This is an optimization exercise on Yosys and OpenROAD, whose aim is small area, not a production implementation. Where RTL was checked, it was by simulation tests only, not by an equivalence proof against the original. Some runs may be left out. An edit can pass the tests and still lose a function that they never use. The RTL of runs 2 and 3 was laid out without a check of its function. In run 5 the design's own scripts or RTL, not TritonCTS, make the clock network. No driver is modelled on the clock port, so clock power and skew are understated where the tree is cut down; a real chip needs a root buffer or a tree. Power figures rest on the tool's default switching activity, not on a simulated workload.

File: flow/standard.sh
#!/bin/bash
# synth_recipe.tcl (not shown) runs the flow's synth.tcl, then flattens the netlist and writes it again
# the make line also repeats each setting of config.mk as NAME=value (left out here)
make -C /OpenROAD-flow-scripts/flow DESIGN_CONFIG=/design/flow/config.mk WORK_HOME=/design/flow/orfs CLKGATE_MAP_FILE= SYNTH_SCRIPT=/design/flow/synth_recipe.tcl "${@:-finish}"
File: flow/config.mk
export PLATFORM = sky130hd
export DESIGN_NAME = dac_table_8x
export DESIGN_NICKNAME = dac_table_8x
export VERILOG_FILES = /design/flow/design.v
export SDC_FILE = /design/flow/constraint.sdc
export NUM_CORES = 4
export LEC_CHECK = 0
export CAP_MARGIN = 20
export CORE_AREA = 10 10 350 350
export DIE_AREA = 0 0 360 360
export SLEW_MARGIN = 20
File: flow/design.v
`timescale 1ns/1ps
module dac_table_8x_regslice_both
#(parameter 
    DataWidth=32
)(
    input ap_clk ,
    input ap_rst,
    input [DataWidth-1:0] data_in , 
    input vld_in , 
    output ack_in ,
    output [DataWidth-1:0] data_out, 
    output vld_out,
    input ack_out,
    output apdone_blk
);
reg   [1:0] B_V_data_1_state;
wire   [DataWidth-1:0] B_V_data_1_data_in;
reg   [DataWidth-1:0] B_V_data_1_data_out;
wire    B_V_data_1_vld_reg;
wire    B_V_data_1_vld_in;
wire    B_V_data_1_vld_out;
reg   [DataWidth-1:0] B_V_data_1_payload_A;
reg   [DataWidth-1:0] B_V_data_1_payload_B;
reg    B_V_data_1_sel_rd;
reg    B_V_data_1_sel_wr;
wire    B_V_data_1_sel;
wire    B_V_data_1_load_A;
wire    B_V_data_1_load_B;
wire    B_V_data_1_state_cmp_full;
wire    B_V_data_1_ack_in;
wire    B_V_data_1_ack_out;
always @ (posedge ap_clk) begin
    if (ap_rst == 1'b1) begin
        B_V_data_1_sel_rd <= 1'b0;
    end else begin
        if (((1'b1 == B_V_data_1_vld_out) & (1'b1 == B_V_data_1_ack_out))) begin
            B_V_data_1_sel_rd <= ~B_V_data_1_sel_rd;
        end else begin
            B_V_data_1_sel_rd <= B_V_data_1_sel_rd;
        end
    end
end
always @ (posedge ap_clk) begin
    if (ap_rst == 1'b1) begin
        B_V_data_1_sel_wr <= 1'b0;
    end else begin
        if (((1'b1 == B_V_data_1_vld_in) & (1'b1 == B_V_data_1_ack_in))) begin
            B_V_data_1_sel_wr <= ~B_V_data_1_sel_wr;
        end else begin
            B_V_data_1_sel_wr <= B_V_data_1_sel_wr;
        end
    end
end
always @ (posedge ap_clk) begin
    if (ap_rst == 1'b1) begin
        B_V_data_1_state <= 2'd0;
    end else begin
        if ((((2'd3 == B_V_data_1_state) & (1'b0 == B_V_data_1_vld_in) & (1'b1 == B_V_data_1_ack_out)) | ((2'd2 == B_V_data_1_state) & (1'b0 == B_V_data_1_vld_in)))) begin
            B_V_data_1_state <= 2'd2;
        end else if ((((2'd1 == B_V_data_1_state) & (1'b0 == B_V_data_1_ack_out)) | ((2'd3 == B_V_data_1_state) & (1'b0 == B_V_data_1_ack_out) & (1'b1 == B_V_data_1_vld_in)))) begin
            B_V_data_1_state <= 2'd1;
        end else if ((((2'd1 == B_V_data_1_state) & (1'b1 == B_V_data_1_ack_out)) | (~((1'b0 == B_V_data_1_ack_out) & (1'b1 == B_V_data_1_vld_in)) & ~((1'b0 == B_V_data_1_vld_in) & (1'b1 == B_V_data_1_ack_out)) & (2'd3 == B_V_data_1_state)) | ((2'd2 == B_V_data_1_state) & (1'b1 == B_V_data_1_vld_in)))) begin
            B_V_data_1_state <= 2'd3;
        end else begin
            B_V_data_1_state <= 2'd2;
        end
    end
end
always @ (posedge ap_clk) begin
    if ((1'b1 == B_V_data_1_load_A)) begin
        B_V_data_1_payload_A <= B_V_data_1_data_in;
    end
end
always @ (posedge ap_clk) begin
    if ((1'b1 == B_V_data_1_load_B)) begin
        B_V_data_1_payload_B <= B_V_data_1_data_in;
    end
end
always @ (*) begin
    if ((1'b1 == B_V_data_1_sel)) begin
        B_V_data_1_data_out = B_V_data_1_payload_B;
    end else begin
        B_V_data_1_data_out = B_V_data_1_payload_A;
    end
end
assign B_V_data_1_ack_in = B_V_data_1_state[1'd1];
assign B_V_data_1_load_A = (~B_V_data_1_sel_wr & B_V_data_1_state_cmp_full);
assign B_V_data_1_load_B = (B_V_data_1_state_cmp_full & B_V_data_1_sel_wr);
assign B_V_data_1_sel = B_V_data_1_sel_rd;
assign B_V_data_1_state_cmp_full = ((B_V_data_1_state != 2'd1) ? 1'b1 : 1'b0);
assign B_V_data_1_vld_out = B_V_data_1_state[1'd0];
assign ack_in = B_V_data_1_ack_in;
assign B_V_data_1_data_in = data_in;
assign B_V_data_1_vld_in = vld_in;
assign vld_out = B_V_data_1_vld_out;
assign data_out = B_V_data_1_data_out;
assign B_V_data_1_ack_out = ack_out;
assign apdone_blk = ((B_V_data_1_state == 2'd3 && ack_out == 1'b0) | (B_V_data_1_state == 2'd1));
endmodule  
module dac_table_8x_regslice_both_w1
#(parameter 
    DataWidth=1
)(
    input ap_clk ,
    input ap_rst,
    input data_in , 
    input vld_in , 
    output ack_in ,
    output data_out, 
    output vld_out,
    input ack_out,
    output apdone_blk
);
reg     [1:0] B_V_data_1_state;
wire    B_V_data_1_data_in;
reg     B_V_data_1_data_out;
wire    B_V_data_1_vld_reg;
wire    B_V_data_1_vld_in;
wire    B_V_data_1_vld_out;
reg     B_V_data_1_payload_A;
reg     B_V_data_1_payload_B;
reg     B_V_data_1_sel_rd;
reg     B_V_data_1_sel_wr;
wire    B_V_data_1_sel;
wire    B_V_data_1_load_A;
wire    B_V_data_1_load_B;
wire    B_V_data_1_state_cmp_full;
wire    B_V_data_1_ack_in;
wire    B_V_data_1_ack_out;
always @ (posedge ap_clk) begin
    if (ap_rst == 1'b1) begin
        B_V_data_1_sel_rd <= 1'b0;
    end else begin
        if (((1'b1 == B_V_data_1_vld_out) & (1'b1 == B_V_data_1_ack_out))) begin
            B_V_data_1_sel_rd <= ~B_V_data_1_sel_rd;
        end else begin
            B_V_data_1_sel_rd <= B_V_data_1_sel_rd;
        end
    end
end
always @ (posedge ap_clk) begin
    if (ap_rst == 1'b1) begin
        B_V_data_1_sel_wr <= 1'b0;
    end else begin
        if (((1'b1 == B_V_data_1_vld_in) & (1'b1 == B_V_data_1_ack_in))) begin
            B_V_data_1_sel_wr <= ~B_V_data_1_sel_wr;
        end else begin
            B_V_data_1_sel_wr <= B_V_data_1_sel_wr;
        end
    end
end
always @ (posedge ap_clk) begin
    if (ap_rst == 1'b1) begin
        B_V_data_1_state <= 2'd0;
    end else begin
        if ((((2'd3 == B_V_data_1_state) & (1'b0 == B_V_data_1_vld_in) & (1'b1 == B_V_data_1_ack_out)) | ((2'd2 == B_V_data_1_state) & (1'b0 == B_V_data_1_vld_in)))) begin
            B_V_data_1_state <= 2'd2;
        end else if ((((2'd1 == B_V_data_1_state) & (1'b0 == B_V_data_1_ack_out)) | ((2'd3 == B_V_data_1_state) & (1'b0 == B_V_data_1_ack_out) & (1'b1 == B_V_data_1_vld_in)))) begin
            B_V_data_1_state <= 2'd1;
        end else if ((((2'd1 == B_V_data_1_state) & (1'b1 == B_V_data_1_ack_out)) | (~((1'b0 == B_V_data_1_ack_out) & (1'b1 == B_V_data_1_vld_in)) & ~((1'b0 == B_V_data_1_vld_in) & (1'b1 == B_V_data_1_ack_out)) & (2'd3 == B_V_data_1_state)) | ((2'd2 == B_V_data_1_state) & (1'b1 == B_V_data_1_vld_in)))) begin
            B_V_data_1_state <= 2'd3;
        end else begin
            B_V_data_1_state <= 2'd2;
        end
    end
end
always @ (posedge ap_clk) begin
    if ((1'b1 == B_V_data_1_load_A)) begin
        B_V_data_1_payload_A <= B_V_data_1_data_in;
    end
end
always @ (posedge ap_clk) begin
    if ((1'b1 == B_V_data_1_load_B)) begin
        B_V_data_1_payload_B <= B_V_data_1_data_in;
    end
end
always @ (*) begin
    if ((1'b1 == B_V_data_1_sel)) begin
        B_V_data_1_data_out = B_V_data_1_payload_B;
    end else begin
        B_V_data_1_data_out = B_V_data_1_payload_A;
    end
end
assign B_V_data_1_ack_in = B_V_data_1_state[1'd1];
assign B_V_data_1_load_A = (~B_V_data_1_sel_wr & B_V_data_1_state_cmp_full);
assign B_V_data_1_load_B = (B_V_data_1_state_cmp_full & B_V_data_1_sel_wr);
assign B_V_data_1_sel = B_V_data_1_sel_rd;
assign B_V_data_1_state_cmp_full = ((B_V_data_1_state != 2'd1) ? 1'b1 : 1'b0);
assign B_V_data_1_vld_out = B_V_data_1_state[1'd0];
assign ack_in = B_V_data_1_ack_in;
assign B_V_data_1_data_in = data_in;
assign B_V_data_1_vld_in = vld_in;
assign vld_out = B_V_data_1_vld_out;
assign data_out = B_V_data_1_data_out;
assign B_V_data_1_ack_out = ack_out;
assign apdone_blk = ((B_V_data_1_state == 2'd3 && ack_out == 1'b0) | (B_V_data_1_state == 2'd1));
endmodule  
`timescale 1 ns / 1 ps
module dac_table_8x (
        ap_clk,
        ap_rst_n,
        table_r_address0,
        table_r_ce0,
        table_r_q0,
        iout_TDATA,
        iout_TVALID,
        iout_TREADY,
        iout_TKEEP,
        iout_TSTRB,
        iout_TLAST,
        qout_TDATA,
        qout_TVALID,
        qout_TREADY,
        qout_TKEEP,
        qout_TSTRB,
        qout_TLAST,
        iqout_TDATA,
        iqout_TVALID,
        iqout_TREADY,
        iqout_TKEEP,
        iqout_TSTRB,
        iqout_TUSER,
        iqout_TLAST
);
input   ap_clk;
input   ap_rst_n;
output  [15:0] table_r_address0;
output   table_r_ce0;
input  [255:0] table_r_q0;
output  [127:0] iout_TDATA;
output   iout_TVALID;
input   iout_TREADY;
output  [15:0] iout_TKEEP;
output  [15:0] iout_TSTRB;
output  [0:0] iout_TLAST;
output  [127:0] qout_TDATA;
output   qout_TVALID;
input   qout_TREADY;
output  [15:0] qout_TKEEP;
output  [15:0] qout_TSTRB;
output  [0:0] qout_TLAST;
output  [255:0] iqout_TDATA;
output   iqout_TVALID;
input   iqout_TREADY;
output  [31:0] iqout_TKEEP;
output  [31:0] iqout_TSTRB;
output  [7:0] iqout_TUSER;
output  [0:0] iqout_TLAST;
reg  [15:0] addr;      
reg         done_i;
reg         done_q;
reg         done_iq;
wire prime = done_i & done_q & done_iq;
wire ce    = (done_i | iout_TREADY) & (done_q | qout_TREADY) & (done_iq | iqout_TREADY);
wire last_prime = (addr[3:0] == 4'd11);
always @ (posedge ap_clk) begin
    if (~ap_rst_n) begin
        addr    <= 16'd0;
        done_i  <= 1'b1;
        done_q  <= 1'b1;
        done_iq <= 1'b1;
    end else begin
        if (ce)
            addr <= addr + 16'd1;
        if (prime) begin
            done_i  <= ~last_prime;
            done_q  <= ~last_prime;
            done_iq <= ~last_prime;
        end else if (ce) begin
            done_i  <= 1'b0;
            done_q  <= 1'b0;
            done_iq <= 1'b0;
        end else begin
            done_i  <= done_i  | iout_TREADY;
            done_q  <= done_q  | qout_TREADY;
            done_iq <= done_iq | iqout_TREADY;
        end
    end
end
wire [7:0] g = addr[7:0] - 8'd12;
assign table_r_address0 = addr;
assign table_r_ce0 = ce;
assign iout_TVALID  = ~done_i;
assign qout_TVALID  = ~done_q;
assign iqout_TVALID = ~done_iq;
assign iout_TDATA = table_r_q0[127:0];
assign qout_TDATA = table_r_q0[255:128];
genvar l;
generate
    for (l = 0; l < 8; l = l + 1) begin : lane
        assign iqout_TDATA[32*l+15:32*l]    = table_r_q0[16*l+15:16*l];
        assign iqout_TDATA[32*l+31:32*l+16] = table_r_q0[128+16*l+15:128+16*l];
    end
endgenerate
assign iout_TLAST  = (g == 8'd255);
assign qout_TLAST  = (g == 8'd255);
assign iqout_TLAST = (g == 8'd255);
assign iqout_TUSER = g;
assign iout_TKEEP  = 16'd0;
assign iout_TSTRB  = 16'd0;
assign qout_TKEEP  = 16'd0;
assign qout_TSTRB  = 16'd0;
assign iqout_TKEEP = 32'd0;
assign iqout_TSTRB = 32'd0;
endmodule
File: flow/flow/run.sh
#!/bin/bash
# Standard ORFS layout, except:
#  - the constant-0 outputs share one tie cell instead of one tie cell each
#  - port buffers are buf_1 (the outputs only drive 10 fF)
#  - a small clock buffer for the 19 flip-flops
set -euo pipefail
bash standard.sh \
  SKIP_REPAIR_TIE_FANOUT=1 \
  'BUFFER_PORTS_ARGS=-buffer_cell sky130_fd_sc_hd__buf_1' \
  'CTS_BUF_LIST=sky130_fd_sc_hd__clkbuf_4' \
  finish > orfs_flow.log 2>&1
File: flow/constraint.sdc
create_clock -name core_clock -period 5.0 [get_ports {ap_clk}]
set_input_delay 1.0000 -clock core_clock [delete_from_list [all_inputs] [get_ports {ap_clk}]]
set_output_delay 1.0000 -clock core_clock [all_outputs]
set_load 0.01 [all_outputs]
Fig. 1: run 1, full-chip view from the flow's report step
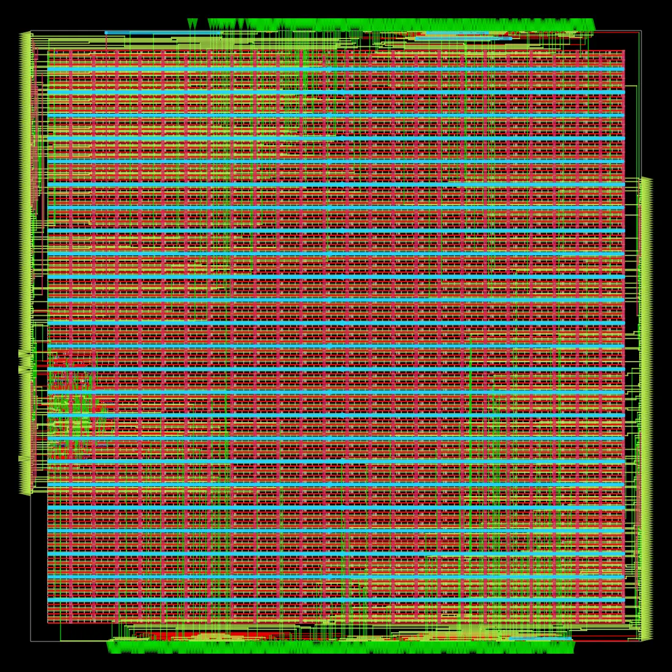
utilization after layout: 2.66%
die height: 360 microns

Fig. 2: run 1, track usage over the die
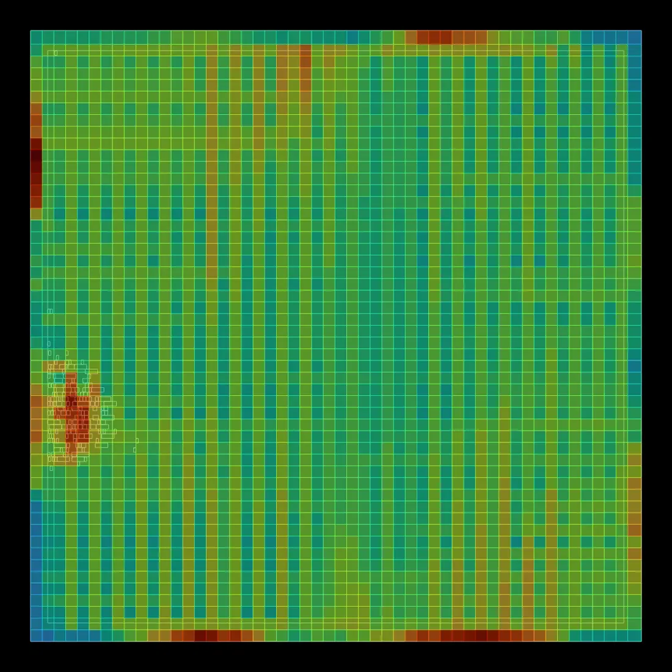
Total GRT Usage: 7.63%
met1 Track Usage GR: 2.46%
met3 usage: 16.9%
met2 Use GR: 10.6%
wire per inst: 31.6 microns

Fig. 3: run 1, drive-strength map
Scale: 1.5 px per micron.
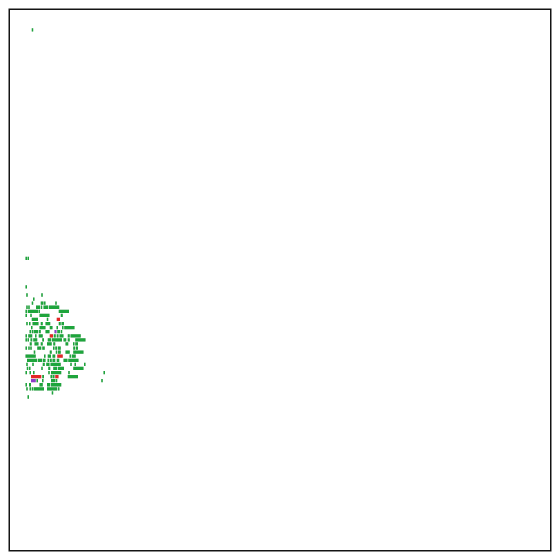
drive 2: in purple, cells 2, share 1.3%. drive 1 or less: in green, cells 149, share 96%, most used buf_1. drive 3 to 4: in red, cells 5, share 3.2%, most used clkbuf_4.
Final Worst Setup Slack: 1840 ps
Area Growth Syn to Fin: -47.9%
Buffers, non-clock: 35

==> impl_results.md, run 1 <==
* Top cell type's share of synthesized area at about 83%
* Critical path peak fanout at 12
* Clock Pin Slew Worst Setup and Hold Paths at ~110 ps
* CTS max path bufs at 2
* Core box area at 115,000 sq um
* Top post-synthesis cells by area: buf_4 (83%), dfxtp_1 (6.5%), xnor2_1 (1.2%)
* Inserted Diodes at 0
* Final setup violation count at 0
* Compound-Gate Fraction of Synth Area at roughly 2.6%
* Width of the die at 360 microns
* Clock Sink Count at 19
* Layout cells sized above 1 at about 4.5%
* Cell leakage power at between 0.4 and 0.5 nW
* Via count at approximately 1,900
* Die area at between 100,000 and 150,000 sq um
* PortBufs at 35
* Most frequent cell after synthesis: buf_4
* Post-synth top cells: buf_4 (644), dfxtp_1 (19), nor2_1 (16), inv_1 (8), xnor2_1 (8)
* Fin Setup TNS at 0 ps
* Largest net degree at the start of global routing at around 130
* # Max-Cap Violations at 0
* H-tree depth at 1
* Leading cell type in the layout, fill and taps excluded: buf_1
* Setup crit end kind: output port
* Setup Skew at between 4 and 5 ps
* Drt initial violations at 103
* Post-Syn Area at between 5000 and 6000 sq um
* FF+latch count, synth at 19
* Final wirelength at roughly 53,000 microns
* Commonest non-fill, non-tap cells in the layout: buf_1 (35), dfxtp_1 (19), nor2_1 (16)
* Relative slew slack at between 60% and 70%
* Cell count after synthesis at about 760
* Post-DP HPWL at slightly above 50,000 microns
* Critical Path Start Type: flop
* WHS at between 400 and 500 ps
* Vias in the first global route at between 2,000 and 2,500
* Top Usage Layer GRT: met3
* Postcts setup bufs at 0
* Number of I/O pins at 932
* Number of hold buffers added after CTS at 0
* Hold Fails Final Rpt at 0
* Yosys warns at 1
* Critical Path AT at ~2200 ps
* Row count at 124
* FMAX at 316 MHz
* Most used DFF post-synth: dfxtp_1
* Worst-skew pair later-pin latency at between 300 and 400 ps
* Antenna violations before repair at 0
* Status: complete, no violations
* Post-placement setup slack at approximately 2000 ps
* Placement Cell Area at around 3000 sq um
* First-pass GRT wire length at roughly 58,000 microns
==> run 1: sequential cells by signal, indices dropped and copies added (netlist names) <==
name and count:
done_q 1, addr 16, done_i 1, done_iq 1
==> run 1: power breakdown <==
part	internal [mW]	total, mW	leakage (nW)	switching [mW]
Sequential	0.173	0.213	0.154	0.0409
Clock	0.0300	0.0815	0.0177	0.0515
Combinational	0.0505	0.197	0.256	0.146
==> run 1: critical path: stages, from the launching register on <==
cell       delay (ps)
dfxtp_1           440
a2111oi_0         570
xor2_1            260
nand3_1           110
nor2_1            280
buf_1             200
==> run 1: metrics by stage <==
stage / power, mW / instances
floorplan: 0.847 / 764
global placement: 0.409 / 1664
detailed placement: 0.410 / 1664
CTS: 0.491 / 1668
global route: 0.526 / 1668
finish: 0.492 / 1668
==> run 1: cell type report <==
type	instances	area (sq um)
timing repair buffer	35	131
inverter	8	30.0
tap	1512	1890
sequential	19	380
clock buffer	3	22.5
clock inverter	1	5.00
multi-input combinational	90	579
fill	13800	111000
==> run 1: final timing paths <==
check | from | end | cells past startpoint
setup / recovery | addr[4] | iout_TLAST[0] | 5
hold / removal | addr[15] | addr[15] | 2
setup reg to reg | addr[5] | addr[13] | 4
hold reg to reg | addr[15] | addr[15] | 2
## Run 2: what changed since run 1
--- a/flow/design.v
+++ b/flow/design.v
@@ -254,4 +254,12 @@
 wire ce    = (done_i | iout_TREADY) & (done_q | qout_TREADY) & (done_iq | iqout_TREADY);
 wire last_prime = (addr[3:0] == 4'd11);
+wire [15:0] tog;
+assign tog[0] = ce;
+genvar k;
+generate
+    for (k = 1; k < 16; k = k + 1) begin : inc
+        assign tog[k] = tog[k-1] & addr[k-1];
+    end
+endgenerate
 always @ (posedge ap_clk) begin
     if (~ap_rst_n) begin
@@ -261,6 +269,5 @@
         done_iq <= 1'b1;
     end else begin
-        if (ce)
-            addr <= addr + 16'd1;
+        addr <= addr ^ tog;
         if (prime) begin
             done_i  <= ~last_prime;
@@ -278,5 +285,20 @@
     end
 end
-wire [7:0] g = addr[7:0] - 8'd12;
+wire [7:0] g;
+wire [5:0] b = addr[7:2];
+wire [5:0] bw;    
+assign g[1:0] = addr[1:0];
+assign g[2]  = ~b[0];
+assign g[3]  = b[1] ^ b[0];
+assign bw[1] = ~(b[1] & b[0]);
+genvar m;
+generate
+    for (m = 2; m < 6; m = m + 1) begin : dec
+        assign g[m+2] = b[m] ^ bw[m-1];
+        if (m < 5) begin : br
+            assign bw[m] = ~b[m] & bw[m-1];
+        end
+    end
+endgenerate
 assign table_r_address0 = addr;
 assign table_r_ce0 = ce;
Fig. 4: run 2, cell density map
Scale: 1 px per micron. The die is cut into 36 by 36 equal tiles; black is low, pale yellow is high, 0 to 100% covered.
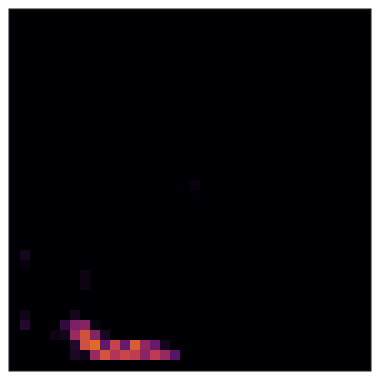
97% of the tiles are nearly empty. The densest ninth of the die: lower left. The mean over all tiles is 0.80%. The fullest tile reaches 65%.
utilization after layout: 2.59%
Starting Density: 5.01%
core box area: 115,000 sq um

Fig. 5: run 2, nets reached from selected ports
Scale: 1.5 px per micron.
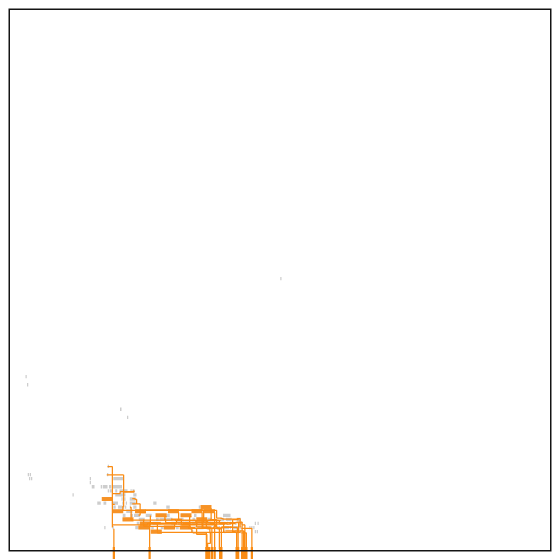
`table_r_address0`: in orange, bits 16, direction output, end cells 16, buffers 16, wire 1,140 microns.

Fig. 6: run 2, track usage over the die
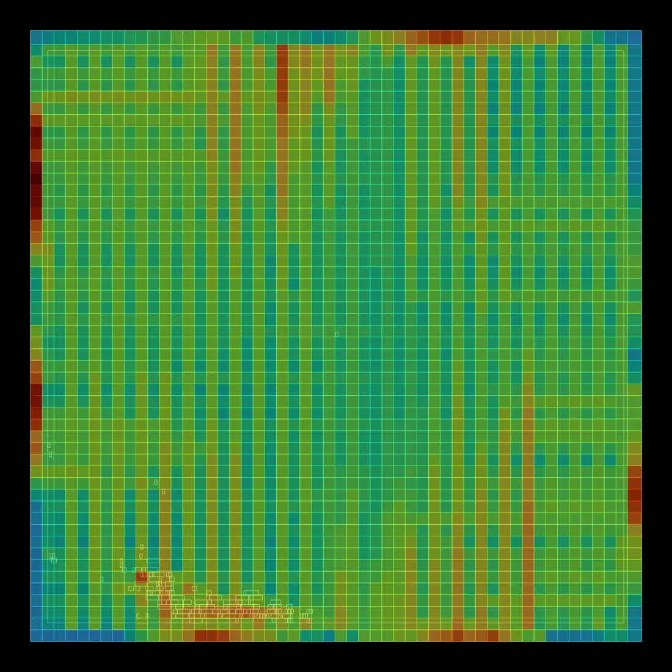
Top Usage Layer GRT: met3
met3 usage: 18.6%

==> impl_results.md, run 2 <==
* Status: complete, no violations (unchanged)
* Vias in the first global route at 1,724 (was 2,148)
* Clock Sink Count at 19 (unchanged)
* CP delay by family, top: adder cells (was compound AO/OA/AOI/OAI gates)
* Multi-input gate area at 469 sq um (was 579 sq um)
* Met1 Track Usage GR at 2.52% (was 2.46%)
* Yosys warns at 1 (unchanged)
* FF+latch count, synth at 19 (unchanged)
* Final wirelength at 58,900 microns (was 52,700 microns)
* Cell leakage power at 0.547 nW (was 0.428 nW)
* Pint at 0.239 mW (was 0.253 mW)
* Inst Count DP at 1,632 (was 1,664)
* Leading cell type in the layout, fill and taps excluded: buf_1 (unchanged)
* Total GRT Usage at 8.59% (was 7.63%)
* Critical Path AT at 4300 ps (was 2160 ps)
* CTS max path bufs at 2 (unchanged)
* Buf/Inv on CP at 1 (unchanged)
* Via count at 1,661 (was 1,934)
* Wire per inst at 36.0 microns (was 31.6 microns)
* Fin Setup TNS at 0 ps (unchanged)
* CP cell instances: buf_1, nor2_1, nor3_2, ha_1, ha_1, ha_1, ha_1, ha_1, ha_1, ha_1, ha_1, ha_1, ha_1, ha_1, ha_1, ha_1, ha_1, ha_1, xnor2_1, nor2_1 (was a2111oi_0, xor2_1, nand3_1, nor2_1, buf_1)
* Final setup violation count at 0 (unchanged)
* WHS at 544 ps (was 495 ps)
* Worst-skew pair later-pin latency at 300 ps (was 310 ps)
* H-tree depth at 1 (unchanged)
* Crit path top cell by count: ha_1
* Critical Path Start Type: input port (was flop)
* Largest stage delay on the critical path at 210 ps (was 570 ps)
* Number of I/O pins at 932 (unchanged)
* Antenna violations before repair at 3 (was 0)
* Post-placement setup slack at 565 ps (was 1990 ps)
* Clock share of power at 18.9% (was 16.6%)
* Row count at 124 (unchanged)
* Net switching power at 0.202 mW (was 0.239 mW)
* Die height at 360 microns (unchanged)
* Critical path peak fanout at 4 (was 12)
[run 2: cell type report]
cell class / count / share of cell area, %
Antenna cell: 1 / 0.0845
Tap cell: 1512 / 63.9
Sequential cell: 19 / 12.8
Clock buffer: 4 / 1.01
Inverter: 13 / 1.65
Multi-Input combinational cell: 52 / 15.8
Timing Repair Buffer: 36 / 4.69
[run 2: worst reg2reg max path, stage by stage, from the launching register on]
cell and delay [ps]:
dfxtp_1 340, nor2_1 210, nor3_2 110, ha_1 210
ha_1 180, ha_1 180, ha_1 180, ha_1 180
ha_1 180, ha_1 180, ha_1 180, ha_1 180
ha_1 180, ha_1 180, ha_1 180, ha_1 180
ha_1 180, ha_1 190, xnor2_1 160, nor2_1 50
[run 2: power groups by stage]
stage | sequential (mW) | combinational, mW | clock (mW)
after floorplan | 0.193 | 0.597 | 0
after global placement | 0.205 | 0.166 | 0
after detailed placement | 0.206 | 0.165 | 0
after CTS | 0.202 | 0.166 | 0.0857
after global routing | 0.207 | 0.184 | 0.0971
final | 0.202 | 0.156 | 0.0832
[run 2: final timing paths]
kind,from,to,depth (start not counted)
min,addr[15],addr[15],2
max,qout_TREADY,addr[15],20
max reg2reg,done_q,addr[15],19
min reg2reg,addr[15],addr[15],2
## Run 3: what changed since run 2
==> flow/flow/run.sh (replaced) <==
#!/bin/bash
# Standard ORFS layout, except:
#  - the constant-0 outputs share one tie cell instead of one tie cell each
#  - port buffers are buf_1 (the outputs only drive 10 fF)
#  - the clock tree is one clkbuf_4 driving all 19 flip-flops
set -euo pipefail
bash standard.sh \
  SKIP_REPAIR_TIE_FANOUT=1 \
  'BUFFER_PORTS_ARGS=-buffer_cell sky130_fd_sc_hd__buf_1' \
  'CTS_ARGS=-buf_list sky130_fd_sc_hd__clkbuf_4 -root_buf sky130_fd_sc_hd__clkbuf_4 -dont_use_dummy_load -repair_clock_nets' \
  finish > orfs_flow.log 2>&1
Fig. 7: run 3, metal 1
Scale: 2 px per micron.
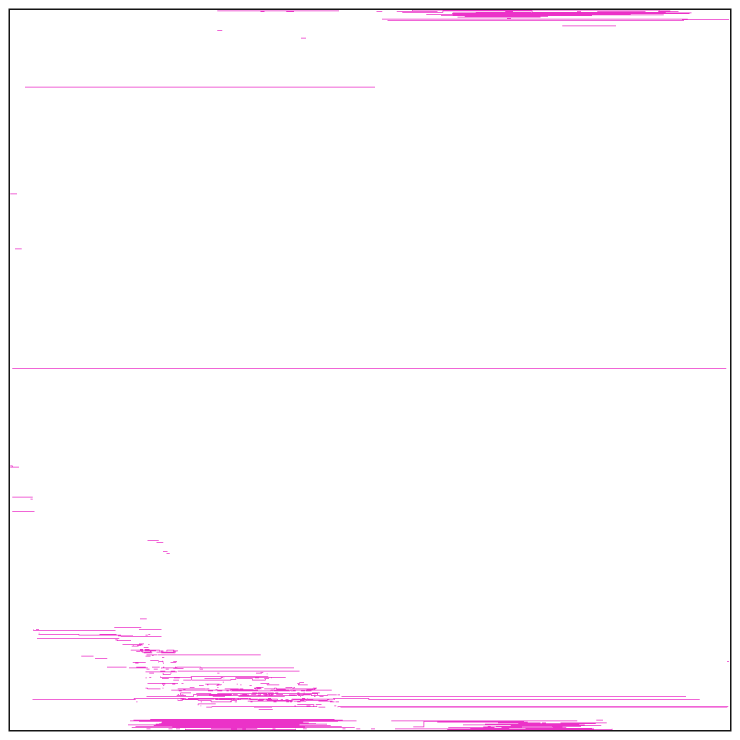
200 nets have wire on it. The wires run mostly horizontal.

Fig. 8: run 3, track usage over the die
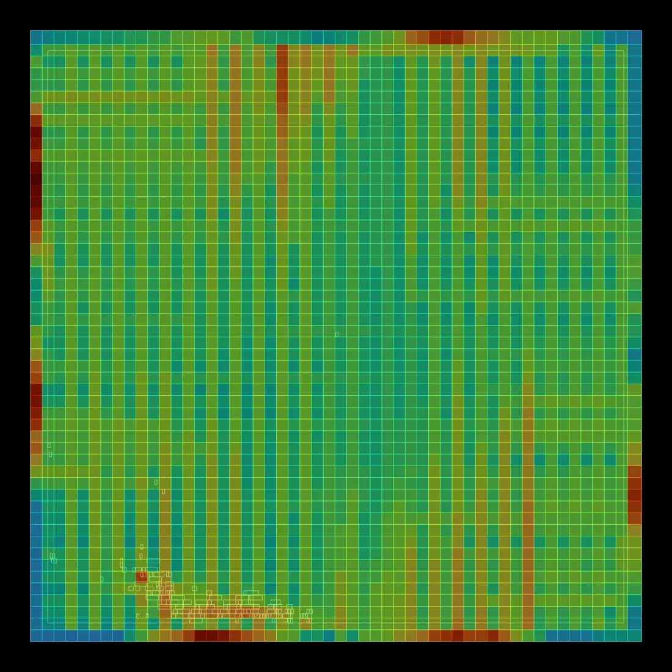
wire per inst: 35.9 microns
met1 Track Usage GR: 2.71%
met2 Use GR: 12.1%
Total GRT Usage: 8.56%

Fig. 9: run 3, cell density map
Scale: 1 px per micron. The die is cut into 36 by 36 equal tiles; black is low, pale yellow is high, 0 to 100% covered.
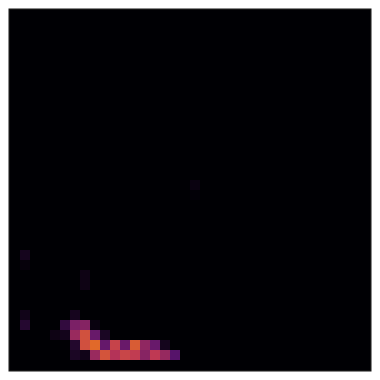
97% of the tiles are nearly empty. The fullest tile reaches 65%. The mean over all tiles is 0.80%. The densest ninth of the die: lower left.

==> impl_results.md, run 3 <==
* CP Capture Point: addr[15] (unchanged)
* Starting Density at 5.01% (unchanged)
* Sequential cell count at 19 (unchanged)
* CP startpoint: qout_TREADY (unchanged)
* Via count at 1,654 (was 1,661)
* Pint at 0.231 mW (was 0.239 mW)
* Most frequent cell after synthesis: buf_4 (unchanged)
* H-tree depth at 1 (unchanged)
* Status: complete, no violations (unchanged)
* Width of the die at 360 microns (unchanged)
* Leading cell type in the layout, fill and taps excluded: buf_1 (unchanged)
* CP delay by family, top: adder cells (unchanged)
* Flop pwr share at 47.0% (was 45.7%)
* Setup crit end kind: flop (unchanged)
* Multi-input logic portion of the cell area at 15.9% (was 15.8%)
* Final setup violation count at 0 (unchanged)
* Fillers at 13,700 (unchanged)
* Commonest non-fill, non-tap cells in the layout: buf_1 (35), ha_1 (21), dfxtp_1 (19) (unchanged)
* Hold Path End: addr[15] (unchanged)
* # Max-Cap Violations at 0 (unchanged)
* Hold path start: addr[15] (unchanged)
* Clk cell area share at 0.762% (was 1.01%)
* Final Worst Setup Slack at 894 ps (was 899 ps)
* Drt initial violations at 80 (was 86)
* Row count at 124 (unchanged)
* Crit path top cell by count: ha_1 (unchanged)
* Placement Cell Area at 2930 sq um (unchanged)
* Number of multi-input logic gates at 52 (unchanged)
* Inst Count DP at 1,632 (unchanged)
* CTS max path bufs at 2 (unchanged)
* First-pass GRT wire length at 63,200 microns (was 63,500 microns)
* Largest net degree at the start of global routing at 129 (unchanged)
* Clock Sink Count at 19 (unchanged)
* Top post-synthesis cells by area: buf_4 (84%), dfxtp_1 (6.6%), ha_1 (4.6%) (unchanged)
* Top cell category: tap cells (unchanged)
* Worst-skew pair later-pin latency at 290 ps (was 300 ps)
* Gate power share at 36.4% (was 35.4%)
* Top cell type's share of synthesized area at 84.3% (unchanged)
* Capture point of the worst reg-to-reg path: addr[15] (unchanged)
* Die height at 360 microns (unchanged)
* Buffers, non-clock at 36 (unchanged)
* Multi-input gate area at 469 sq um (unchanged)
* Yosys warns at 1 (unchanged)
* Register area at 380 sq um (unchanged)
* PortBufs at 35 (unchanged)
* Post-synth top cells: buf_4 (644), ha_1 (21), dfxtp_1 (19), and2_1 (15), inv_1 (13) (unchanged)
* Net switching power at 0.199 mW (was 0.202 mW)
* Fraction of area in registers at 12.9% (was 12.8%)
* Critical Path Start Type: input port (unchanged)
* Met3 usage at 18.3% (was 18.6%)
* Layout non-clock buf frac at 4.70% (was 4.69%)
* Antenna violations before repair at 3 (unchanged)
* Clock Pin Slew Worst Setup and Hold Paths at 100 ps (was 110 ps)
* Clock Buffer Count at 3 (was 4)
* FF+latch count, synth at 19 (unchanged)
* Layout cells sized above 1 at 6.50% (was 7.26%)
* Largest stage delay on the critical path at 210 ps (about the same)
* Critical R2R Launch: done_q (unchanged)
* Post-placement setup slack at 565 ps (unchanged)
[run 3: cell count changes in the layout (fill, tap and decap cells not counted)]
cell,before,now
clkbuf_4,4,3
[run 3: logic make-up after synthesis]
group | count (synthesis) | synth area share [%]
other | 1 | 0.0654
AO/OA/AOI/OAI | 4 | 0.545
buffers and inverters | 658 | 85.2
adder cells (fa/ha/maj) | 21 | 4.58
flip-flops | 19 | 6.63
XOR/XNOR | 2 | 0.305
AND/OR/NAND/NOR | 24 | 2.68
[run 3: per-stage QoR]
step	power (mW)	util [%]
6_report	0.430	2.58
5_1_grt	0.476	2.58
4_1_cts	0.442	2.58
3_5_place_dp	0.371	2.56
3_3_place_gp	0.371	2.56
2_1_floorplan	0.790	-
[run 3: power groups by stage]
stage	sequential, mW	combinational, mW	clock, mW
floorplan	0.193	0.597	0
global placement	0.205	0.166	0
detailed placement	0.206	0.165	0
CTS	0.202	0.166	0.0738
global route	0.207	0.184	0.0848
finish	0.202	0.156	0.0718
## Run 4: what changed since run 3
--- a/flow/design.v
+++ b/flow/design.v
@@ -248,9 +248,9 @@
 output  [0:0] iqout_TLAST;
 reg  [15:0] addr;      
-reg         done_i;
-reg         done_q;
-reg         done_iq;
-wire prime = done_i & done_q & done_iq;
-wire ce    = (done_i | iout_TREADY) & (done_q | qout_TREADY) & (done_iq | iqout_TREADY);
+reg         vld_i;
+reg         vld_q;
+reg         vld_iq;
+wire prime = ~vld_i & ~vld_q & ~vld_iq;
+wire ce    = (~vld_i | iout_TREADY) & (~vld_q | qout_TREADY) & (~vld_iq | iqout_TREADY);
 wire last_prime = (addr[3:0] == 4'd11);
 wire [15:0] tog;
@@ -264,22 +264,22 @@
 always @ (posedge ap_clk) begin
     if (~ap_rst_n) begin
-        addr    <= 16'd0;
-        done_i  <= 1'b1;
-        done_q  <= 1'b1;
-        done_iq <= 1'b1;
+        addr   <= 16'd0;
+        vld_i  <= 1'b0;
+        vld_q  <= 1'b0;
+        vld_iq <= 1'b0;
     end else begin
         addr <= addr ^ tog;
         if (prime) begin
-            done_i  <= ~last_prime;
-            done_q  <= ~last_prime;
-            done_iq <= ~last_prime;
+            vld_i  <= last_prime;
+            vld_q  <= last_prime;
+            vld_iq <= last_prime;
         end else if (ce) begin
-            done_i  <= 1'b0;
-            done_q  <= 1'b0;
-            done_iq <= 1'b0;
+            vld_i  <= 1'b1;
+            vld_q  <= 1'b1;
+            vld_iq <= 1'b1;
         end else begin
-            done_i  <= done_i  | iout_TREADY;
-            done_q  <= done_q  | qout_TREADY;
-            done_iq <= done_iq | iqout_TREADY;
+            vld_i  <= vld_i  & ~iout_TREADY;
+            vld_q  <= vld_q  & ~qout_TREADY;
+            vld_iq <= vld_iq & ~iqout_TREADY;
         end
     end
@@ -303,7 +303,7 @@
 assign table_r_address0 = addr;
 assign table_r_ce0 = ce;
-assign iout_TVALID  = ~done_i;
-assign qout_TVALID  = ~done_q;
-assign iqout_TVALID = ~done_iq;
+assign iout_TVALID  = vld_i;
+assign qout_TVALID  = vld_q;
+assign iqout_TVALID = vld_iq;
 assign iout_TDATA = table_r_q0[127:0];
 assign qout_TDATA = table_r_q0[255:128];
==> flow/flow/run.sh (replaced) <==
#!/bin/bash
# Standard ORFS layout (standard.sh), except:
#  - ABC maps for area (synth.tcl, area.abc) and Yosys's adder extraction is off;
#    the rest of synthesis is the standard flow's synth_recipe.tcl unchanged
#  - the constant-0 outputs share one tie cell instead of one tie cell each
#  - port buffers are buf_1 (the outputs only drive 10 fF)
#  - the clock tree is a single clkbuf_8 driving all 19 flip-flops (post_cts.tcl)
set -euo pipefail
F=$PWD/flow
export AREA_ABC_SCRIPT=$F/area.abc
export FLOW_SYNTH_TCL=$PWD/synth_recipe.tcl
bash standard.sh \
  SYNTH_SCRIPT=$F/synth.tcl \
  ADDER_MAP_FILE= \
  SKIP_REPAIR_TIE_FANOUT=1 \
  'BUFFER_PORTS_ARGS=-buffer_cell sky130_fd_sc_hd__buf_1' \
  'CTS_ARGS=-buf_list sky130_fd_sc_hd__clkbuf_4 -root_buf sky130_fd_sc_hd__clkbuf_8 -repair_clock_nets' \
  POST_CTS_TCL=$F/post_cts.tcl \
  finish > orfs_flow.log 2>&1
==> flow/flow/area.abc (new file) <==
strash
dch
amap
topo
==> flow/flow/post_cts.tcl (new file) <==
# The design has only 19 flip-flops: drive them all from CTS's root buffer and
# remove the leaf buffers and dummy loads CTS added below it.
set block [ord::get_db_block]
set root [$block findInst clkbuf_0_ap_clk]
set rootnet [[$root findITerm X] getNet]
set kill {}
foreach it [$rootnet getITerms] {
  set inst [$it getInst]
  if {$inst eq $root} { continue }
  if {[[$it getMTerm] getIoType] ne "INPUT"} { continue }
  set master [[$inst getMaster] getName]
  if {[string match "sky130_fd_sc_hd__clkbuf_*" $master]} { lappend kill $inst }
}
foreach buf $kill {
  set net [[$buf findITerm X] getNet]
  foreach it [$net getITerms] {
    if {[$it getInst] eq $buf} { continue }
    set inst [$it getInst]
    if {[string match "sky130_fd_sc_hd__clkinv_*" [[$inst getMaster] getName]] && [string match "clkload*" [$inst getName]]} {
      odb::dbInst_destroy $inst
      continue
    }
    $it disconnect
    $it connect $rootnet
  }
  odb::dbInst_destroy $buf
  odb::dbNet_destroy $net
}
puts "post_cts: removed [llength $kill] leaf clock buffers"
detailed_placement
check_placement -verbose
estimate_parasitics -placement
report_checks -path_delay min_max
==> flow/flow/synth.tcl (new file) <==
# The standard synthesis (synth_recipe.tcl, run unchanged), with ABC mapping
# for area: the ABC script is replaced by area.abc and no delay target is given.
proc abc {args} {
  set i [lsearch -exact $args -script]
  if {$i >= 0} { set args [lreplace $args $i [expr {$i + 1}] -script $::env(AREA_ABC_SCRIPT)] }
  set j [lsearch -exact $args -D]
  if {$j >= 0} { set args [lreplace $args $j [expr {$j + 1}]] }
  yosys abc {*}$args
}
source $::env(FLOW_SYNTH_TCL)
--- a/flow/config.mk
+++ b/flow/config.mk
@@ -7,5 +7,5 @@
 export LEC_CHECK = 0
 export CAP_MARGIN = 20
-export CORE_AREA = 10 10 350 350
-export DIE_AREA = 0 0 360 360
+export CORE_AREA = 10 10 190 190
+export DIE_AREA = 0 0 200 200
 export SLEW_MARGIN = 20
==> impl_results.md, run 4 <==
* Most frequent cell after synthesis: buf_4 (unchanged)
* Avg Synthesized Cell Area at 7.55 sq um (was 7.87 sq um)
* Post-Syn Area at 5600 sq um (was 5740 sq um)
* Cell taking the most area after synthesis: buf_4 (unchanged)
* Halt Reason: [ERROR PPL-0024] Number of IO pins (932) exceeds maximum number of available positions (718). Increase the die perimeter from 800.00um to 1267.52um.
* Cell count after synthesis at 742 (was 729)
* Post-synth top cells: buf_4 (644), nor2_1 (24), dfxtp_1 (19), nor3_1 (11), a21oi_1 (6) (was buf_4 (644), ha_1 (21), dfxtp_1 (19), and2_1 (15), inv_1 (13))
* Most used DFF post-synth: dfxtp_1 (unchanged)
* FF+latch count, synth at 19 (unchanged)
* Width of the die at 200 microns (was 360 microns)
* Top cell type's share of synthesized area at 86.3% (was 84.3%)
* Synth cell types at 17 (was 18)
* EDFF count, synth at 0 (unchanged)
* Status: aborted with a tool error (was complete, no violations)
* Exit stage: I/O pin placement
* Seq/Total Area, Yosys at 6.79% (was 6.63%)
* Starting Density at 17.6% (was 5.01%)
* Die height at 200 microns (was 360 microns)
* Async set or reset register ratio after synthesis at 0% (unchanged)
* Post-synthesis net count at 1,003 (was 1,011)
* Yosys warns at 1 (unchanged)
* Row count at 65 (was 124)
* Top post-synthesis cells by area: buf_4 (86%), dfxtp_1 (6.8%), nor2_1 (1.6%) (was buf_4 (84%), dfxtp_1 (6.6%), ha_1 (4.6%))
-- run 4: cell types whose count changed after synthesis, moves of 6 or more --
cell     before  now
a21oi_1       0    6
and2_1       15    0
ha_1         21    0
inv_1        13    0
nor2_1        4   24
nor3_1        0   11
-- run 4: cells by family after synthesis --
| family | count (synthesis) | share of synthesized area [%] |
|---|---|---|
| flip-flops | 19 | 6.79 |
| AND/OR/NAND/NOR | 57 | 4.82 |
| AO/OA/AOI/OAI | 17 | 1.79 |
| buffers and inverters | 648 | 86.5 |
| other | 1 | 0.0669 |
## Run 5: what changed since run 4
--- a/flow/config.mk
+++ b/flow/config.mk
@@ -7,5 +7,5 @@
 export LEC_CHECK = 0
 export CAP_MARGIN = 20
-export CORE_AREA = 10 10 190 190
-export DIE_AREA = 0 0 200 200
+export CORE_AREA = 10 10 350 350
+export DIE_AREA = 0 0 360 360
 export SLEW_MARGIN = 20
Fig. 10: run 5, track usage over the die
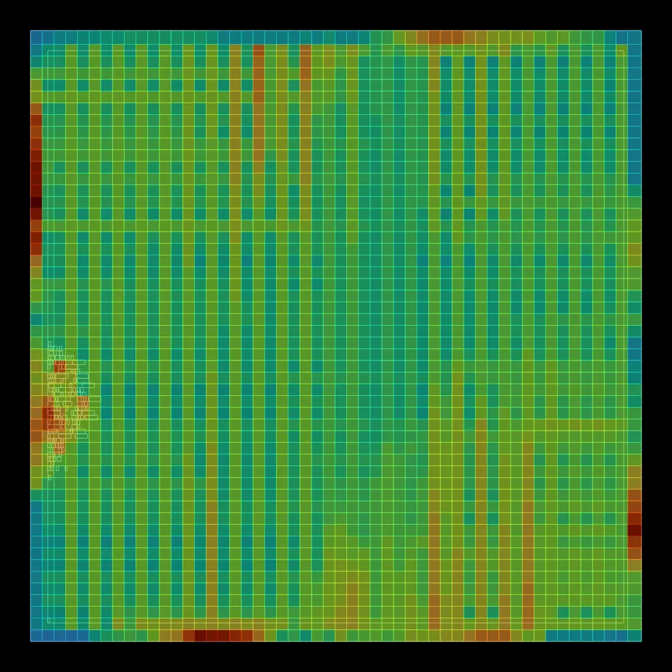
utilization after layout: 2.45%
met3 usage: 16.3%
wire per inst: 30.6 microns
met1 Track Usage GR: 1.91%
met2 Use GR: 10.4%

Fig. 11: run 5, nets reached from selected ports
Scale: 1.5 px per micron.
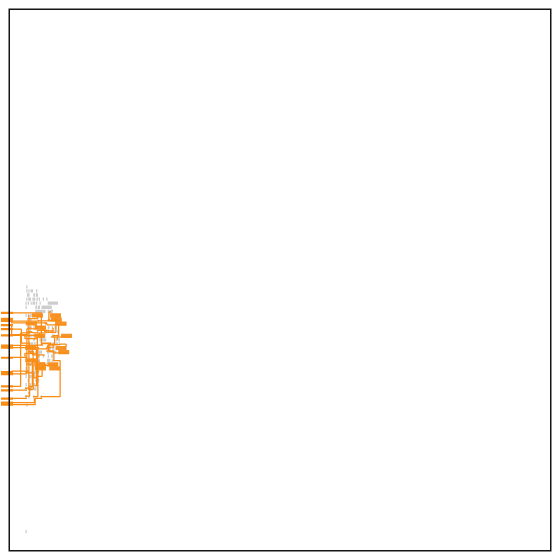
`table_r_address0`: in orange, bits 16, direction output, end cells 16, buffers 16, wire 930 microns.
number of I/O pins: 932
PortBufs: 35

Fig. 12: run 5, metal 1
Scale: 2 px per micron.
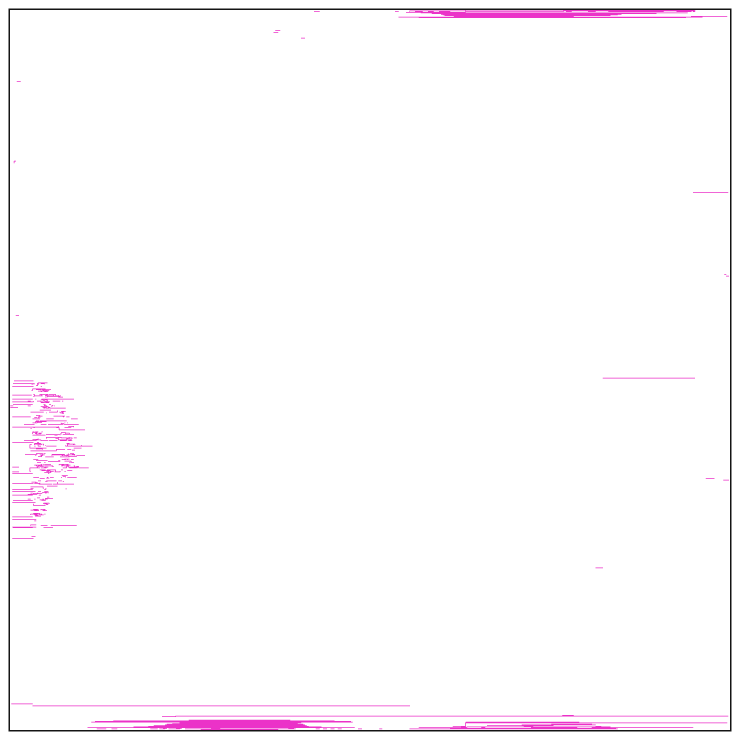
192 nets have wire on it. The wires run mostly horizontal. The longest straight run is 276 microns. The layer carries 4,660 microns of wire.

==> impl_results.md, run 5 <==
* Critical Path AT at 3890 ps
* Area Growth Syn to Fin at -49.9%
* Clock Sink Count at 19
* Hold Path End: addr[15]
* Final wirelength at ~50,000 microns
* Worst Hold Depth at 1
* Buf/Inv on CP at 1
* Setup crit end kind: flop
* Status: complete, no violations (was aborted with a tool error)
* Post-synth top cells: buf_4 (644), nor2_1 (24), dfxtp_1 (19), nor3_1 (11), a21oi_1 (6) (unchanged)
* Inst Count DP at between 1,500 and 2,000
* Die area at ~130,000 sq um
* Clock Pin Slew Worst Setup and Hold Paths at about 110 ps
* Fillers at roughly 14,000
* R2r worst-path depth at 16
* Cell leakage power at 0.335 nW
* Cell count after synthesis at 742 (unchanged)
* Vias in the first global route at roughly 1,900
* Async set or reset register ratio after synthesis at 0% (unchanged)
* # Max-Cap Violations at 0
* Width of the die at 360 microns (was 200 microns)
* Post-placement setup slack at around 1000 ps
* Setup Skew at a little under 0.9 ps
* Crit path top cell by count: nor2_1
* CP cell instances: buf_1, nor2b_1, nor3_1, and2_0, nand2_1, nor2_1, and2_0, nand2_1, nor2_1, nand2_1, nor2_1, and2_0, and3_1, and3_1, and3_1, nor2_1, a211oi_1
* Seq/Total Area, Yosys at 6.79% (unchanged)
* Capture point of the worst reg-to-reg path: addr[15]
* Power consumption at approximately 0.40 mW
* Most frequent cell after synthesis: buf_4 (unchanged)
* Total GRT Usage at 7.29%
* Hold Fails Final Rpt at 0
* Cell taking the most area after synthesis: buf_4 (unchanged)
* Hold path start: addr[15]
* Critical path peak fanout at 4
* Avg Synthesized Cell Area at 7.55 sq um (unchanged)
* Largest net degree at the start of global routing at around 130
* Final setup violation count at 0
* FMAX at approximately 260 MHz
* Leading cell type in the layout, fill and taps excluded: buf_1
* Via count at roughly 1,700
* Critical Path Start Type: input port
* Top post-synthesis cells by area: buf_4 (86%), dfxtp_1 (6.8%), nor2_1 (1.6%) (unchanged)
* Synth cell types at 17 (unchanged)
* Most used DFF post-synth: dfxtp_1 (unchanged)
* CP startpoint: qout_TREADY
* Layout cells sized above 1 at less than 1%
* Fin Setup TNS at 0 ps
* Yosys warns at 1 (unchanged)
* Starting Density at 4.89% (was 17.6%)
* Worst-skew pair later-pin latency at around 160 ps
* WHS at about 480 ps
* Critical R2R Launch: vld_q
[run 5: cell counts after synthesis]
Identical to the previous run, type by type.
[run 5: area by class of cell]
type	instances	area (sq um)	area share (%)
inverter	4	15.0	0.535
clock buffer	1	13.8	0.490
multi-input combinational	75	374	13.3
timing repair buffer	35	131	4.68
sequential	19	380	13.6
tap	1512	1890	67.4
[run 5: routing by layer]
layer / routed length (microns) / GRT usage, %
met5: 37 / 0.370
met4: 1760 / 2.12
met3: 23700 / 16.3
met2: 20200 / 10.4
met1: 4660 / 1.91
[run 5: where the power goes]
group | switching, mW | leakage (nW) | internal, mW
sequential | 0.0232 | 0.154 | 0.171
combinational | 0.112 | 0.174 | 0.0386
clock | 0.0364 | 0.00719 | 0.0187
total | 0.172 | 0.335 | 0.228
[run 5: cells by family after synthesis]
| kind of cell | count (synthesis) | synth area share [%] |
|---|---|---|
| AOI/OAI and AO/OA | 17 | 1.79 |
| buffers and inverters | 648 | 86.5 |
| DFF | 19 | 6.79 |
| other | 1 | 0.0669 |
| and+or+nand+nor | 57 | 4.82 |
## Run 6: what changed since run 5
--- a/flow/design.v
+++ b/flow/design.v
@@ -254,12 +254,4 @@
 wire ce    = (~vld_i | iout_TREADY) & (~vld_q | qout_TREADY) & (~vld_iq | iqout_TREADY);
 wire last_prime = (addr[3:0] == 4'd11);
-wire [15:0] tog;
-assign tog[0] = ce;
-genvar k;
-generate
-    for (k = 1; k < 16; k = k + 1) begin : inc
-        assign tog[k] = tog[k-1] & addr[k-1];
-    end
-endgenerate
 always @ (posedge ap_clk) begin
     if (~ap_rst_n) begin
@@ -269,5 +261,5 @@
         vld_iq <= 1'b0;
     end else begin
-        addr <= addr ^ tog;
+        if (ce) addr <= addr + 16'd1;
         if (prime) begin
             vld_i  <= last_prime;
@@ -285,20 +277,5 @@
     end
 end
-wire [7:0] g;
-wire [5:0] b = addr[7:2];
-wire [5:0] bw;    
-assign g[1:0] = addr[1:0];
-assign g[2]  = ~b[0];
-assign g[3]  = b[1] ^ b[0];
-assign bw[1] = ~(b[1] & b[0]);
-genvar m;
-generate
-    for (m = 2; m < 6; m = m + 1) begin : dec
-        assign g[m+2] = b[m] ^ bw[m-1];
-        if (m < 5) begin : br
-            assign bw[m] = ~b[m] & bw[m-1];
-        end
-    end
-endgenerate
+wire [7:0] g = addr[7:0] - 8'd12;
 assign table_r_address0 = addr;
 assign table_r_ce0 = ce;
==> flow/flow/area.abc (replaced) <==
strash
&get -n
&deepsyn -T 60
&put
dch
amap
topo
Fig. 13: run 6, metal 1
Scale: 2 px per micron.
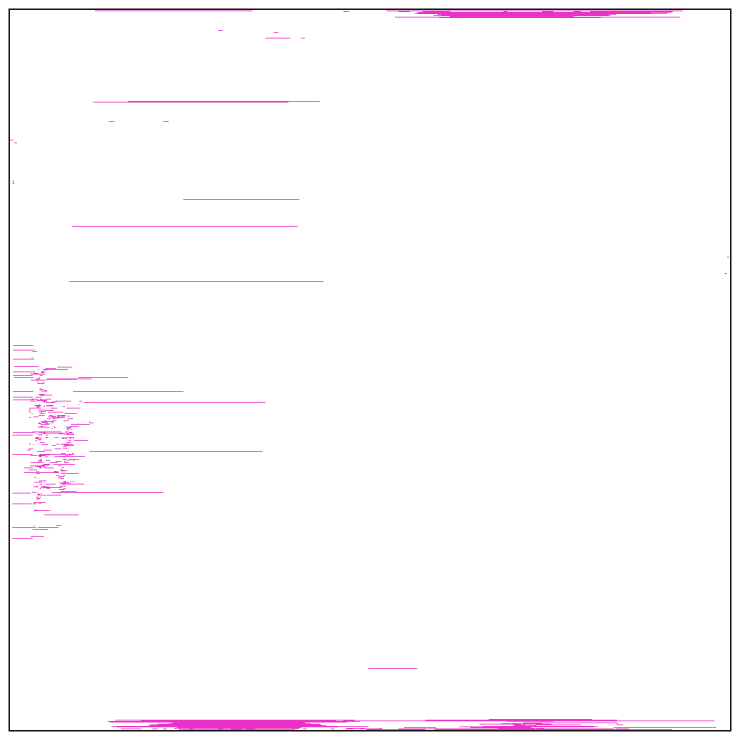
The layer holds 9.9% of the routed length. The wires run mostly horizontal. The longest straight run is 185 microns.

Fig. 14: run 6, cell density map
Scale: 1 px per micron. The die is cut into 36 by 36 equal tiles; black is low, pale yellow is high, 0 to 100% covered.
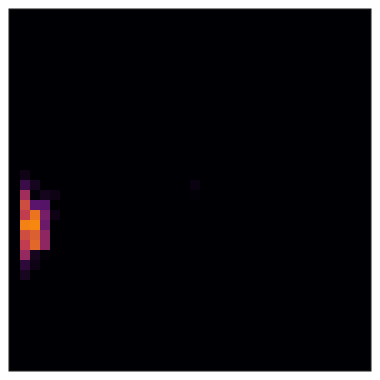
98% of the tiles are nearly empty. The mean over all tiles is 0.70%. The fullest tile reaches 74%.

Fig. 15: run 6, track usage over the die
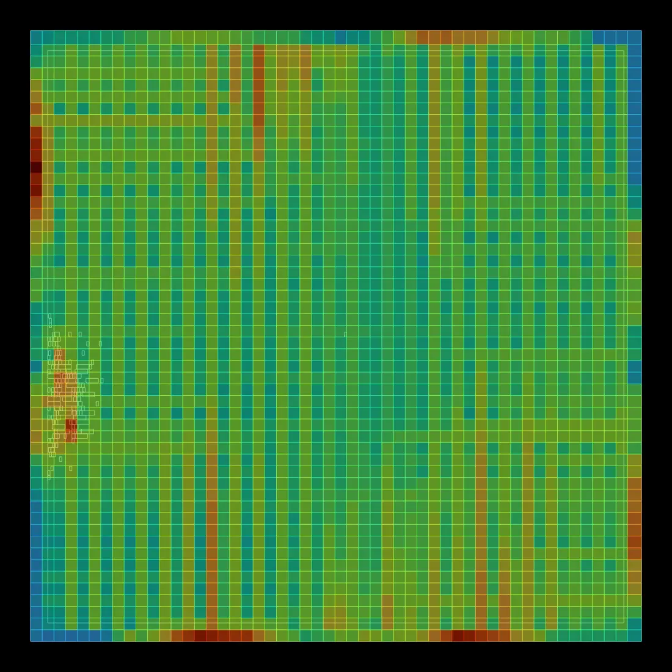
met2 Use GR: 11.3%
utilization after layout: 2.44%
Total GRT Usage: 7.85%
wire per inst: 33.0 microns
met1 Track Usage GR: 2.26%

==> impl_results.md, run 6 <==
* Final Worst Setup Slack at 1160 ps (was 1190 ps)
* Critical path peak fanout at 4 (unchanged)
* PortBufs at 35 (unchanged)
* Most used DFF post-synth: dfxtp_1 (unchanged)
* Seq pwr at 0.191 mW (was 0.194 mW)
* Post-synth top cells: buf_4 (644), nor2_1 (23), dfxtp_1 (19), nor3_1 (11), clkinv_1 (7) (was buf_4 (644), nor2_1 (24), dfxtp_1 (19), nor3_1 (11), a21oi_1 (6))
* Critical Path Start Type: input port (unchanged)
* Post-Syn Area at 5580 sq um (was 5600 sq um)
* Critical R2R Launch: vld_q (unchanged)
* Crit path top cell by count: nor2_1 (unchanged)
* Fillers at 13,800 (about the same)
* Multi-input gate area at 340 sq um (was 374 sq um)
* EDFF count, synth at 0 (unchanged)
* Seq/Total Area, Yosys at 6.81% (was 6.79%)
* Hold path start: addr[15] (unchanged)
* Synth cell types at 15 (was 17)
* Relative slew slack at between 50 and 60%
* Worst Hold Depth at 1 (unchanged)
* Largest net degree at the start of global routing at 129 (unchanged)
* Fin Setup TNS at 0 ps (unchanged)
* Met3 usage at 17.0% (was 16.3%)
* Starting Density at 4.87% (was 4.89%)
* Number of I/O pins at 932 (unchanged)
* Flop pwr share at 47.1% (was 48.5%)
* Largest stage delay on the critical path at 310 ps (was 380 ps)
* Post-DP HPWL at 52,200 microns (was 48,200 microns)
* Clock Pin Slew Worst Setup and Hold Paths at 110 ps (about the same)
* Final setup violation count at 0 (unchanged)
* Top power group: sequential cells (unchanged)
* Clock share of power at 16.4% (was 13.8%)
* Die area at 130,000 sq um (unchanged)
* Area Growth Syn to Fin at -50.0% (was -49.9%)
* Die height at 360 microns (unchanged)
* Inserted Diodes at 0 (unchanged)
* Net switching power at 0.179 mW (was 0.172 mW)
* Hold Path End: addr[15] (unchanged)
* Commonest non-fill, non-tap cells in the layout: buf_1 (35), nor2_1 (23), dfxtp_1 (19) (was buf_1 (35), nor2_1 (24), dfxtp_1 (19))
* Largest register FFs at 16 (unchanged)
* Most frequent cell after synthesis: buf_4 (unchanged)
* Critical Path AT at 3920 ps (was 3890 ps)
* Status: complete, no violations (unchanged)
* Hold Fails Final Rpt at 0 (unchanged)
* Clock Sink Count at 19 (unchanged)
* Core box area at 115,000 sq um (unchanged)
* # Max-Cap Violations at 0 (unchanged)
* R2r worst-path depth at 16 (unchanged)
* Antenna violations before repair at 0 (unchanged)
* Register area at 380 sq um (unchanged)
* Top post-synthesis cells by area: buf_4 (87%), dfxtp_1 (6.8%), nor2_1 (1.5%) (was buf_4 (86%), dfxtp_1 (6.8%), nor2_1 (1.6%))
* Biggest register: addr (unchanged)
==> run 6: kinds of logic (layout without fill, tap and decap cells) <==
logic type	after synthesis	after routing	share of synthesized area (%)
buf+inv	651	44	87.1
simple gates	52	52	4.28
flops	19	19	6.81
compound gates	16	16	1.75
other cells	1	1	0.0672
==> run 6: how the worst max path moves through the flow <==
| stage | from | slack (ps) | to |
|---|---|---|---|
| 5_1_grt | iqout_TREADY | 790 | addr[15] |
| 3_3_place_gp | qout_TREADY | 1140 | addr[15] |
| 2_1_floorplan | qout_TREADY | 1260 | addr[15] |
| 3_5_place_dp | qout_TREADY | 1040 | addr[15] |
| 6_report | qout_TREADY | 1160 | addr[15] |
==> run 6: through the flow <==
stage / utilization, % / total power, mW / std cells / area, sq um
floorplan: - / 0.791 / 739 / 5580
global placement: 2.42 / 0.340 / 1642 / 2770
detailed placement: 2.42 / 0.342 / 1642 / 2770
global route: 2.44 / 0.435 / 1644 / 2790
finish: 2.44 / 0.405 / 1644 / 2790
==> run 6: area by class of cell <==
cell class	count	area share [%]
inverters	7	0.941
flip-flops and latches	19	13.6
well taps	1512	67.8
clock buffers	2	0.762
multi-input cells	69	12.2
repair buffers	35	4.71

-- afterwards: timing with drivers on the ports --
How much do the figures lean on ideal ports? The routed layouts below were timed once more, with nothing changed but the port constraints.
Step 1 (the two cells are an assumption about what drives the block):
set clk [get_ports {ap_clk}]
set_driving_cell -lib_cell sky130_fd_sc_hd__clkbuf_16 $clk
set_driving_cell -lib_cell sky130_fd_sc_hd__buf_2 [delete_from_list [all_inputs] $clk]
Step 2 adds t to the input delays and takes it off the output delays; t is the mean of the earliest and latest rising clock arrival at the registers after step 1. Input paths then give back, and output paths get back, about the clock's delay inside the block.
a / b / c = ideal / step 1 / step 2; a / b = the first two.
| run | shift t [ns] | setup WS [ns] | worst setup path at the end | slew at the worst register clock pin (ns) | worst slew at a driven data input, ns |
|---|---|---|---|---|---|
| run 1 | 0.333 | 1.838 / 1.816 / 2.001 | input to output | 0.11 / 0.11 | 0.46 |
| run 2 | 0.332 | 0.899 / 0.893 / 0.561 | input to register | 0.11 / 0.11 | 0.46 |
| run 3 | 0.326 | 0.894 / 0.890 / 0.564 | input to register | 0.10 / 0.10 | 0.45 |
| run 5 | 0.183 | 1.188 / 1.182 / 0.999 | input to register | 0.11 / 0.11 | 0.45 |
| run 6 | 0.190 | 1.163 / 1.157 / 0.967 | input to register | 0.11 / 0.11 | 0.45 |
After both steps setup and hold are still met in every run listed. The setup slack of run 2, which loses most, moves by -0.006 ns with the drivers and by -0.338 ns with both steps.
